From an optimization exercise on the open Yosys and OpenROAD flow, aimed at small area; shortcuts taken in it are not production practice.
Function was checked by simulation only, so behaviour that the tests miss may differ from the original.
Power figures rest on the tool's default switching activity, not on a simulated workload.

<file path="design/flow/run.sh">
#!/bin/bash
# synth_recipe.tcl (not shown) runs the flow's synth.tcl, then flattens the netlist and writes it again
# the make line also repeats each setting of config.mk as NAME=value (left out here)
make -C /OpenROAD-flow-scripts/flow DESIGN_CONFIG=/design/flow/config.mk WORK_HOME=/design/flow/orfs CLKGATE_MAP_FILE= SYNTH_SCRIPT=/design/flow/synth_recipe.tcl finish
</file>
<file path="design/flow/config.mk">
export PLATFORM = sky130hd
export DESIGN_NAME = pool_module
export DESIGN_NICKNAME = pool_module
export VERILOG_FILES = /design/flow/design.v
export SDC_FILE = /design/flow/constraint.sdc
export NUM_CORES = 4
export LEC_CHECK = 0
export CAP_MARGIN = 20
export CORE_MARGIN = 2
export CORE_UTILIZATION = 40
export SLEW_MARGIN = 20
</file>
<file path="design/flow/constraint.sdc">
create_clock -name core_clock -period 5.0 [get_ports {clk}]
set_input_delay 1.0000 -clock core_clock [delete_from_list [all_inputs] [get_ports {clk}]]
set_output_delay 1.0000 -clock core_clock [all_outputs]
set_load 0.01 [all_outputs]
</file>
<file path="design/flow/design.v">
module pool_module(
    input clk,               
    input rst_n,             
    input pool_en,           
    input layer1,            
    input valid_in,          
    input unsigned [8*32-1:0] data_in,  
    input [15:0] col,        
    output unsigned [8*16-1:0] data_out,  
    output valid_out,        
    output pool_end          
);
reg valid_in_ff1;            
reg unsigned [8*32-1:0] data_in_ff1;
reg valid_in_ff2;            
reg unsigned [8*32-1:0] data_in_ff2;
reg start;                   
reg nopool_end;              
always@(posedge clk)
begin
    if (!rst_n)
    begin
        valid_in_ff1 <= 0;
        data_in_ff1 <= 0;
        valid_in_ff2 <= 0;
        data_in_ff2 <= 0;
        start <= 0;
        nopool_end <= 0;
    end
    else
    begin
        data_in_ff1 <= data_in;
        data_in_ff2 <= data_in_ff1;
        valid_in_ff1 <= valid_in;
        valid_in_ff2 <= valid_in_ff1;
        nopool_end <= (!valid_in) & valid_in_ff1;
        start <= (!valid_in_ff1) & valid_in;
    end
end
reg start_reg;               
reg pool_over;               
reg pool_over_ff1;           
always@(posedge clk)
begin
    if (!rst_n)
    begin
        start_reg <= 0;
    end
    else
    begin
        if (start)
        begin
            start_reg <= 1;
        end
        else
        begin
            if (pool_over)
            begin
                start_reg <= 0;
            end
            else
            begin
                start_reg <= start_reg;
            end
        end
    end
end
reg [15:0] col_num;          
reg pool_valid;              
reg unsigned [7:0] pool_temp[0:31]; 
integer i;
integer j;
integer k;
integer m;
integer n;
integer a;
integer b;
integer c;
integer d;
integer e;
always@(posedge clk)
begin
    if (!rst_n)
    begin
        col_num <= 0;
        for (i = 0; i < 32; i = i + 1)
        begin
            pool_temp[i] <= 0;
        end
        pool_valid <= 0;
        pool_over <= 0;
        pool_over_ff1 <= 0;
    end
    else
    begin
        if (start_reg)
        begin
            if (col_num <= col - 1)
            begin
                for (j = 0; j < 32; j = j + 1)
                begin
                    pool_temp[j] <= data_in_ff2[8 * j+:8];
                end
                if (col_num < col - 1)
                begin
                    if (col_num % 2 == 1)
                    begin
                        pool_valid <= 1;
                    end
                    else
                    begin
                        pool_valid <= 0;
                    end
                    col_num <= col_num + 1;
                    pool_over <= 0;
                end
                else
                begin
                    pool_valid <= 1;
                    col_num <= 0;
                    pool_over <= 1;
                end
            end
            else
            begin
                col_num <= 0;
                pool_valid <= pool_valid;
                pool_over <= pool_over;
            end
            pool_over_ff1 <= pool_over;
        end
        else
        begin
            col_num <= 0;
            pool_valid <= 0;
            for (k = 0; k < 32; k = k + 1)
            begin
                pool_temp[k] <= 0;
            end
            pool_over <= 0;
            pool_over_ff1 <= 0;
        end
    end
end
reg unsigned [7:0] pool1[0:15]; 
reg unsigned [7:0] pool2[0:15]; 
reg unsigned [8*32-1:0] pool_result;
reg pool_result_valid;       
reg pool_ff1;                
reg start_regff1;            
reg pool_overff2;            
reg pool_overff3;           
always@(posedge clk)
begin
    if (!rst_n)
    begin
        for (b = 0; b < 16; b = b + 1)
        begin
            pool1[b] <= 0;
        end
        for (c = 0; c < 16; c = c + 1)
        begin
            pool2[c] <= 0;
        end
        pool_result <= 0;
        pool_result_valid <= 0;
        pool_ff1 <= 0;
        start_regff1 <= 0;
        pool_overff2 <= 0;
        pool_overff3 <= 0;
    end
    else
    begin
        start_regff1 <= start_reg;
        pool_overff2 <= pool_over_ff1;
        pool_overff3 <= pool_overff2;
        if (start_regff1)
        begin
            for (m = 0; m < 16; m = m + 1)
            begin
                if (pool_temp[2 * m] < pool_temp[2 * m + 1])
                begin
                    pool1[m] <= pool_temp[2 * m + 1];
                end
                else
                begin
                    pool1[m] <= pool_temp[2 * m];
                end
            end
            for (n = 0; n < 16; n = n + 1)
            begin
                pool2[n] <= pool1[n];
            end
            for (a = 0; a < 16; a = a + 1)
            begin
                if (pool1[a] < pool2[a])
                begin
                    pool_result[8 * a+:8] <= pool2[a];
                end
                else
                begin
                    pool_result[8 * a+:8] <= pool1[a];
                end
            end
            pool_ff1 <= pool_valid;
            pool_result_valid <= pool_ff1;
        end
        else
        begin
            for (d = 0; d < 16; d = d + 1)
            begin
            pool1[d] <= 0;
            end
            for (e = 0; e< 16; e = e + 1)
            begin
            pool2[e]<= 0;
            end
            pool_result <= 0;
            pool_result_valid <= 0;
            pool_ff1 <= 0;
            pool_overff2 <= 0;
        end
    end
end
assign pool_end = pool_en ? pool_overff3 : nopool_end;
assign data_out = pool_en ? (layer1 ? pool_result : pool_result[16 * 8 - 1:0]) : data_in;
assign valid_out = pool_en ? pool_result_valid : valid_in;
endmodule
</file>
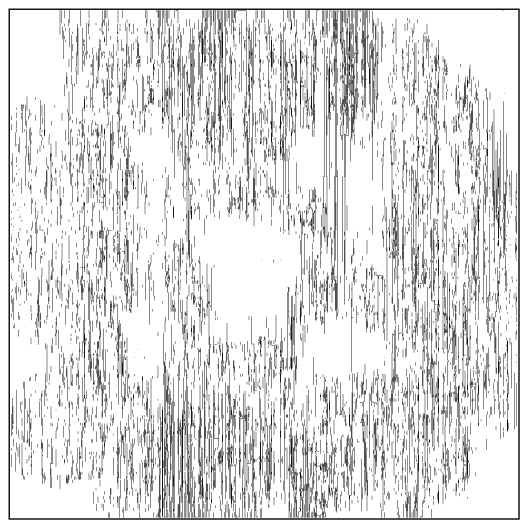
Fig. 1. The metal 2 layer.
Drawn at 1.5 px/um.
main direction: vertical
longest straight run: 93.8 um
wire length on this layer: 44.5 mm
nets with wire on the layer: 4219
share of all routed wire: 46%
met2 Usage GRT: 27.69%
detailed-route wire length: 95980 um
vias: 28890

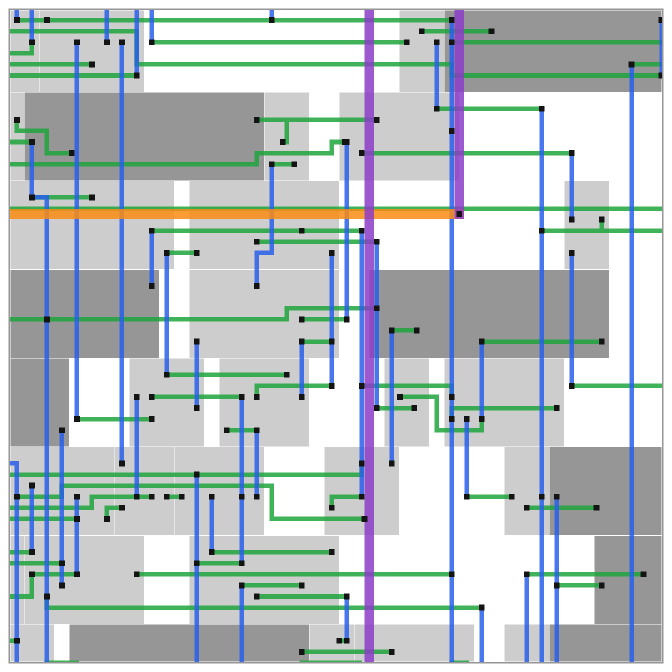
Fig. 2. Layout detail.
Window x 75 to 95, y 75 to 95 um. Cells in grey, sequential cells in the stronger grey; small squares are vias.
[blue] metal 2
[purple] metal 4
[orange] metal 3
[green] metal 1
netlist names of flops here include: pool2 (2)
cells with their middle in the window: 24
sequential cells in the window: 4
most frequent: nor2_1 (4), ha_1 (4), dfxtp_1 (4)

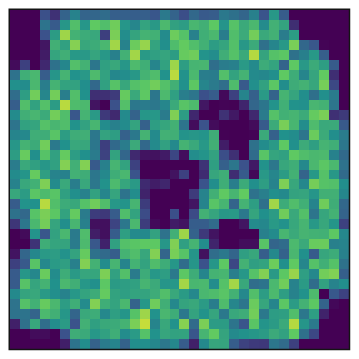
Fig. 3. Local utilization.
Drawn at 1 px/um. The die is cut into 34 by 34 equal tiles; dark purple is low, yellow is high, 0 to 100% covered.
nearly empty tiles: 10%
tiles over 75% full: 7.1%
fullest tile: 91%
mean over tiles: 46%
emptiest ninth of the die: centre
initial core utilization: 40.41%
post-layout util: 49.29%
CORE AREA: 111000 um^2

==> run_results.csv <==
group,metric,value,unit
timing,finalWorstSetupSlack,0.6561,ns
hold_path,hp-class,"flip-flop to flip-flop",
synth,synth-seq-area-share,52.68,%
pwr,power_density,371.2,nW/um^2
synth,ys.flop_type,"dfxtp_1",
pwr,switching_share,20.99,%
place,dp_cells,6072,
synth,synthCells,4368,
timing,slew_viol_final,0,
synth,ys_seq_elements,1180,
timing,setup_viol_count_final,0,
route,viasPerCell,4.585,
route,drt.antenna.violating_nets,0,
cts,htree_levels,3,
pwr,total_power,20.30,mW
route,first_iter_violations,1120,
die,die_area,114800,um^2
setup_path,critical_path_class,"input port to flip-flop",
pwr,p_comb_share,4.8,%
cts,clock-sinks,1180,
place,gp_congestion,0.7941,
pwr,intPower,16.04,mW
cts,clockBufferDepth,3,
pwr,peakVddDrop,0.2611,mV
synth,synth_top_area_share,52.68,%
synth,synth.avg_cell_area,10.27,um^2
cts,postCtsSetupRepairBufs,0,
setup_path,crit_path_end_kind,"flip-flop",
synth,synth-edff-count,0,
grt,grt_max_degree,147,
grt,grt_overflow,0,
job,max-cap-violations,0,
pwr,clockPowerShare,47.5,%
cts,cts_tree,"built",
layout,fillCellCount,10340,
timing,whs,0.4133,ns
synth,synth.area.top_cells,"dfxtp_1, mux2i_1, and2_1",
grt,antenna_found_initial,5,
grt,grt_pass1_vias,28800,
place,dpl.hpwl,67050,um
timing,fmax,230.2,MHz
synth,yosys_warnings,4,
die,die_h,338.8,um
cts,ctsHoldBuffers,0,
layout,regArea,23630,um^2
grt,track_usage,16.57,%
status,status,"finished clean",
place,port_buffers,405,
synth,syn-cell-area,44840,um^2
die,num_rows,122,
timing,fin_crit,4.344,ns
place,placed_cell_area,50330,um^2
setup_path,cp_data_required_time,5.60,ns
layout,nets,5225,
setup_path,arrival,4.95,ns
timing,finClkSkew,0.02366,ns
route,firstDrtPassIters,5,
cts,cts-resized-gates,0,
-- per-layer routing --
metal  GRT usage (%)  wire length [um]  vias up
met4           4.722              1917        0
met1           22.08             46120    13400
li1                -                 -    14950
met5               0                 0        -
met2           27.69             44520      413
met3           2.647              3427      133
-- critical path, cell delays in order --
cell and delay [ns]:
clkdlybuf4s50_1 0.47, nor4_2 0.33, nand2b_1 0.13, or3_1 0.35, nor4_1 0.26, xnor2_1 0.12, ha_1 0.32, nand4_1 0.18
a2111oi_0 0.45, nor4_1 0.18, nor3_4 0.34, buf_12 0.27, buf_12 0.26, mux2i_1 0.22
-- Yosys cell counts, drive strengths merged (2+ instances only) --
| master | number |
|---|---|
| a211oi | 33 |
| a21o | 98 |
| a21oi | 38 |
| and2 | 515 |
| and3 | 136 |
| buf | 31 |
| clkbuf | 216 |
| dfxtp | 1180 |
| ha | 242 |
| inv | 231 |
| mux2 | 130 |
| mux2i | 512 |
| nand2 | 524 |
| nand2b | 34 |
| nand3 | 6 |
| nand4 | 38 |
| nor2 | 314 |
| nor2b | 3 |
| nor3 | 9 |
| nor4 | 6 |
| o21ai | 3 |
| o31a | 32 |
| or3 | 2 |
| xnor2 | 18 |
| xor2 | 10 |
-- kinds of logic after synthesis --
| logic type | Yosys count | synth area share (%) |
|---|---|---|
| simple gates | 1590 | 17.52 |
| xor+xnor | 28 | 0.5469 |
| flops | 1180 | 52.68 |
| buf+inv | 478 | 4.456 |
| fa+ha+maj | 242 | 6.752 |
| compound gates | 208 | 3.351 |
| mux | 642 | 14.69 |
-- path summary, 6_finish.rpt --
path,cells after the start,slack (ns),from,end
hold / removal,1,0.41,data_in_ff1[104]$_SDFF_PN0_,data_in_ff2[104]$_SDFF_PN0_
hold reg to reg,1,0.41,data_in_ff1[104]$_SDFF_PN0_,data_in_ff2[104]$_SDFF_PN0_
setup reg to reg,10,2.27,col_num[0]$_SDFF_PN0_,pool_temp[24][5]$_SDFFE_PN0P_
setup / recovery,14,0.66,col[10],pool_temp[24][5]$_SDFFE_PN0P_
-- power by group through the flow --
stage	registers (mW)	logic (mW)	clock network, mW
2_1_floorplan	9.86	0.518	0
3_3_place_gp	9.90	0.990	0
3_5_place_dp	9.90	0.992	0
4_1_cts	9.69	0.999	9.93
5_1_grt	9.70	1.07	10.3
6_report	9.69	0.979	9.64
-- area by class of cell --
class | count | area share, %
clock inverters | 61 | 1.629
well taps | 1488 | 3.404
multi-input cells | 2710 | 35.19
inverters | 231 | 1.585
diodes | 5 | 0.02287
clock buffers | 164 | 6.325
flip-flops and latches | 1180 | 43.19
repair buffers | 463 | 8.653
-- placed cells by master, fill, tap and decap left out, types with 20 or more instances in the layout --
| cell | netlist | layout |
|---|---|---|
| clkdlybuf4s50_1 | 0 | 403 |
| a21oi_1 | 38 | 38 |
| mux2i_1 | 512 | 512 |
| buf_4 | 0 | 39 |
| nor2_1 | 314 | 314 |
| and3_1 | 136 | 136 |
| clkbuf_8 | 0 | 27 |
| clkinv_2 | 0 | 23 |
| mux2_2 | 130 | 130 |
| nand2b_1 | 34 | 34 |
| and2_1 | 514 | 514 |
| ha_1 | 242 | 242 |
| o31a_1 | 32 | 32 |
| a211oi_1 | 33 | 33 |
| a21o_1 | 98 | 98 |
| bufinv_16 | 0 | 20 |
| clkbuf_16 | 0 | 121 |
| inv_1 | 231 | 231 |
| nand2_1 | 524 | 523 |
| nand4_1 | 38 | 38 |
| dfxtp_1 | 1180 | 1179 |

==> static timing again, ports no longer ideal <==
The flow's constraints put no driver on any port. The routed layout listed below was extracted and timed again, unchanged, in two steps.
Step 1 assumes that a clkbuf_16 drives the clock port and a buf_2 every other input.
Step 2 times the ports against the registers' clock, not the clock port: input delays grow and output delays shrink by t, the midpoint of the rising clock arrivals with the driver on.
Three values: no drivers, after step 1, after step 2; two values: the first two.
t (ns): 0.750
setup slack, ns: 0.656 / 0.698 / -0.051
slew at the worst register clock pin (ns): 0.07 / 0.07
worst slew at a driven data input, ns: 0.08
cell pins on the clock port's net: 1
With both steps, setup timing fails in this run, where it was met with ideal ports. For this run, drivers alone change the setup slack by +0.042 ns; drivers and shift together by -0.707 ns.
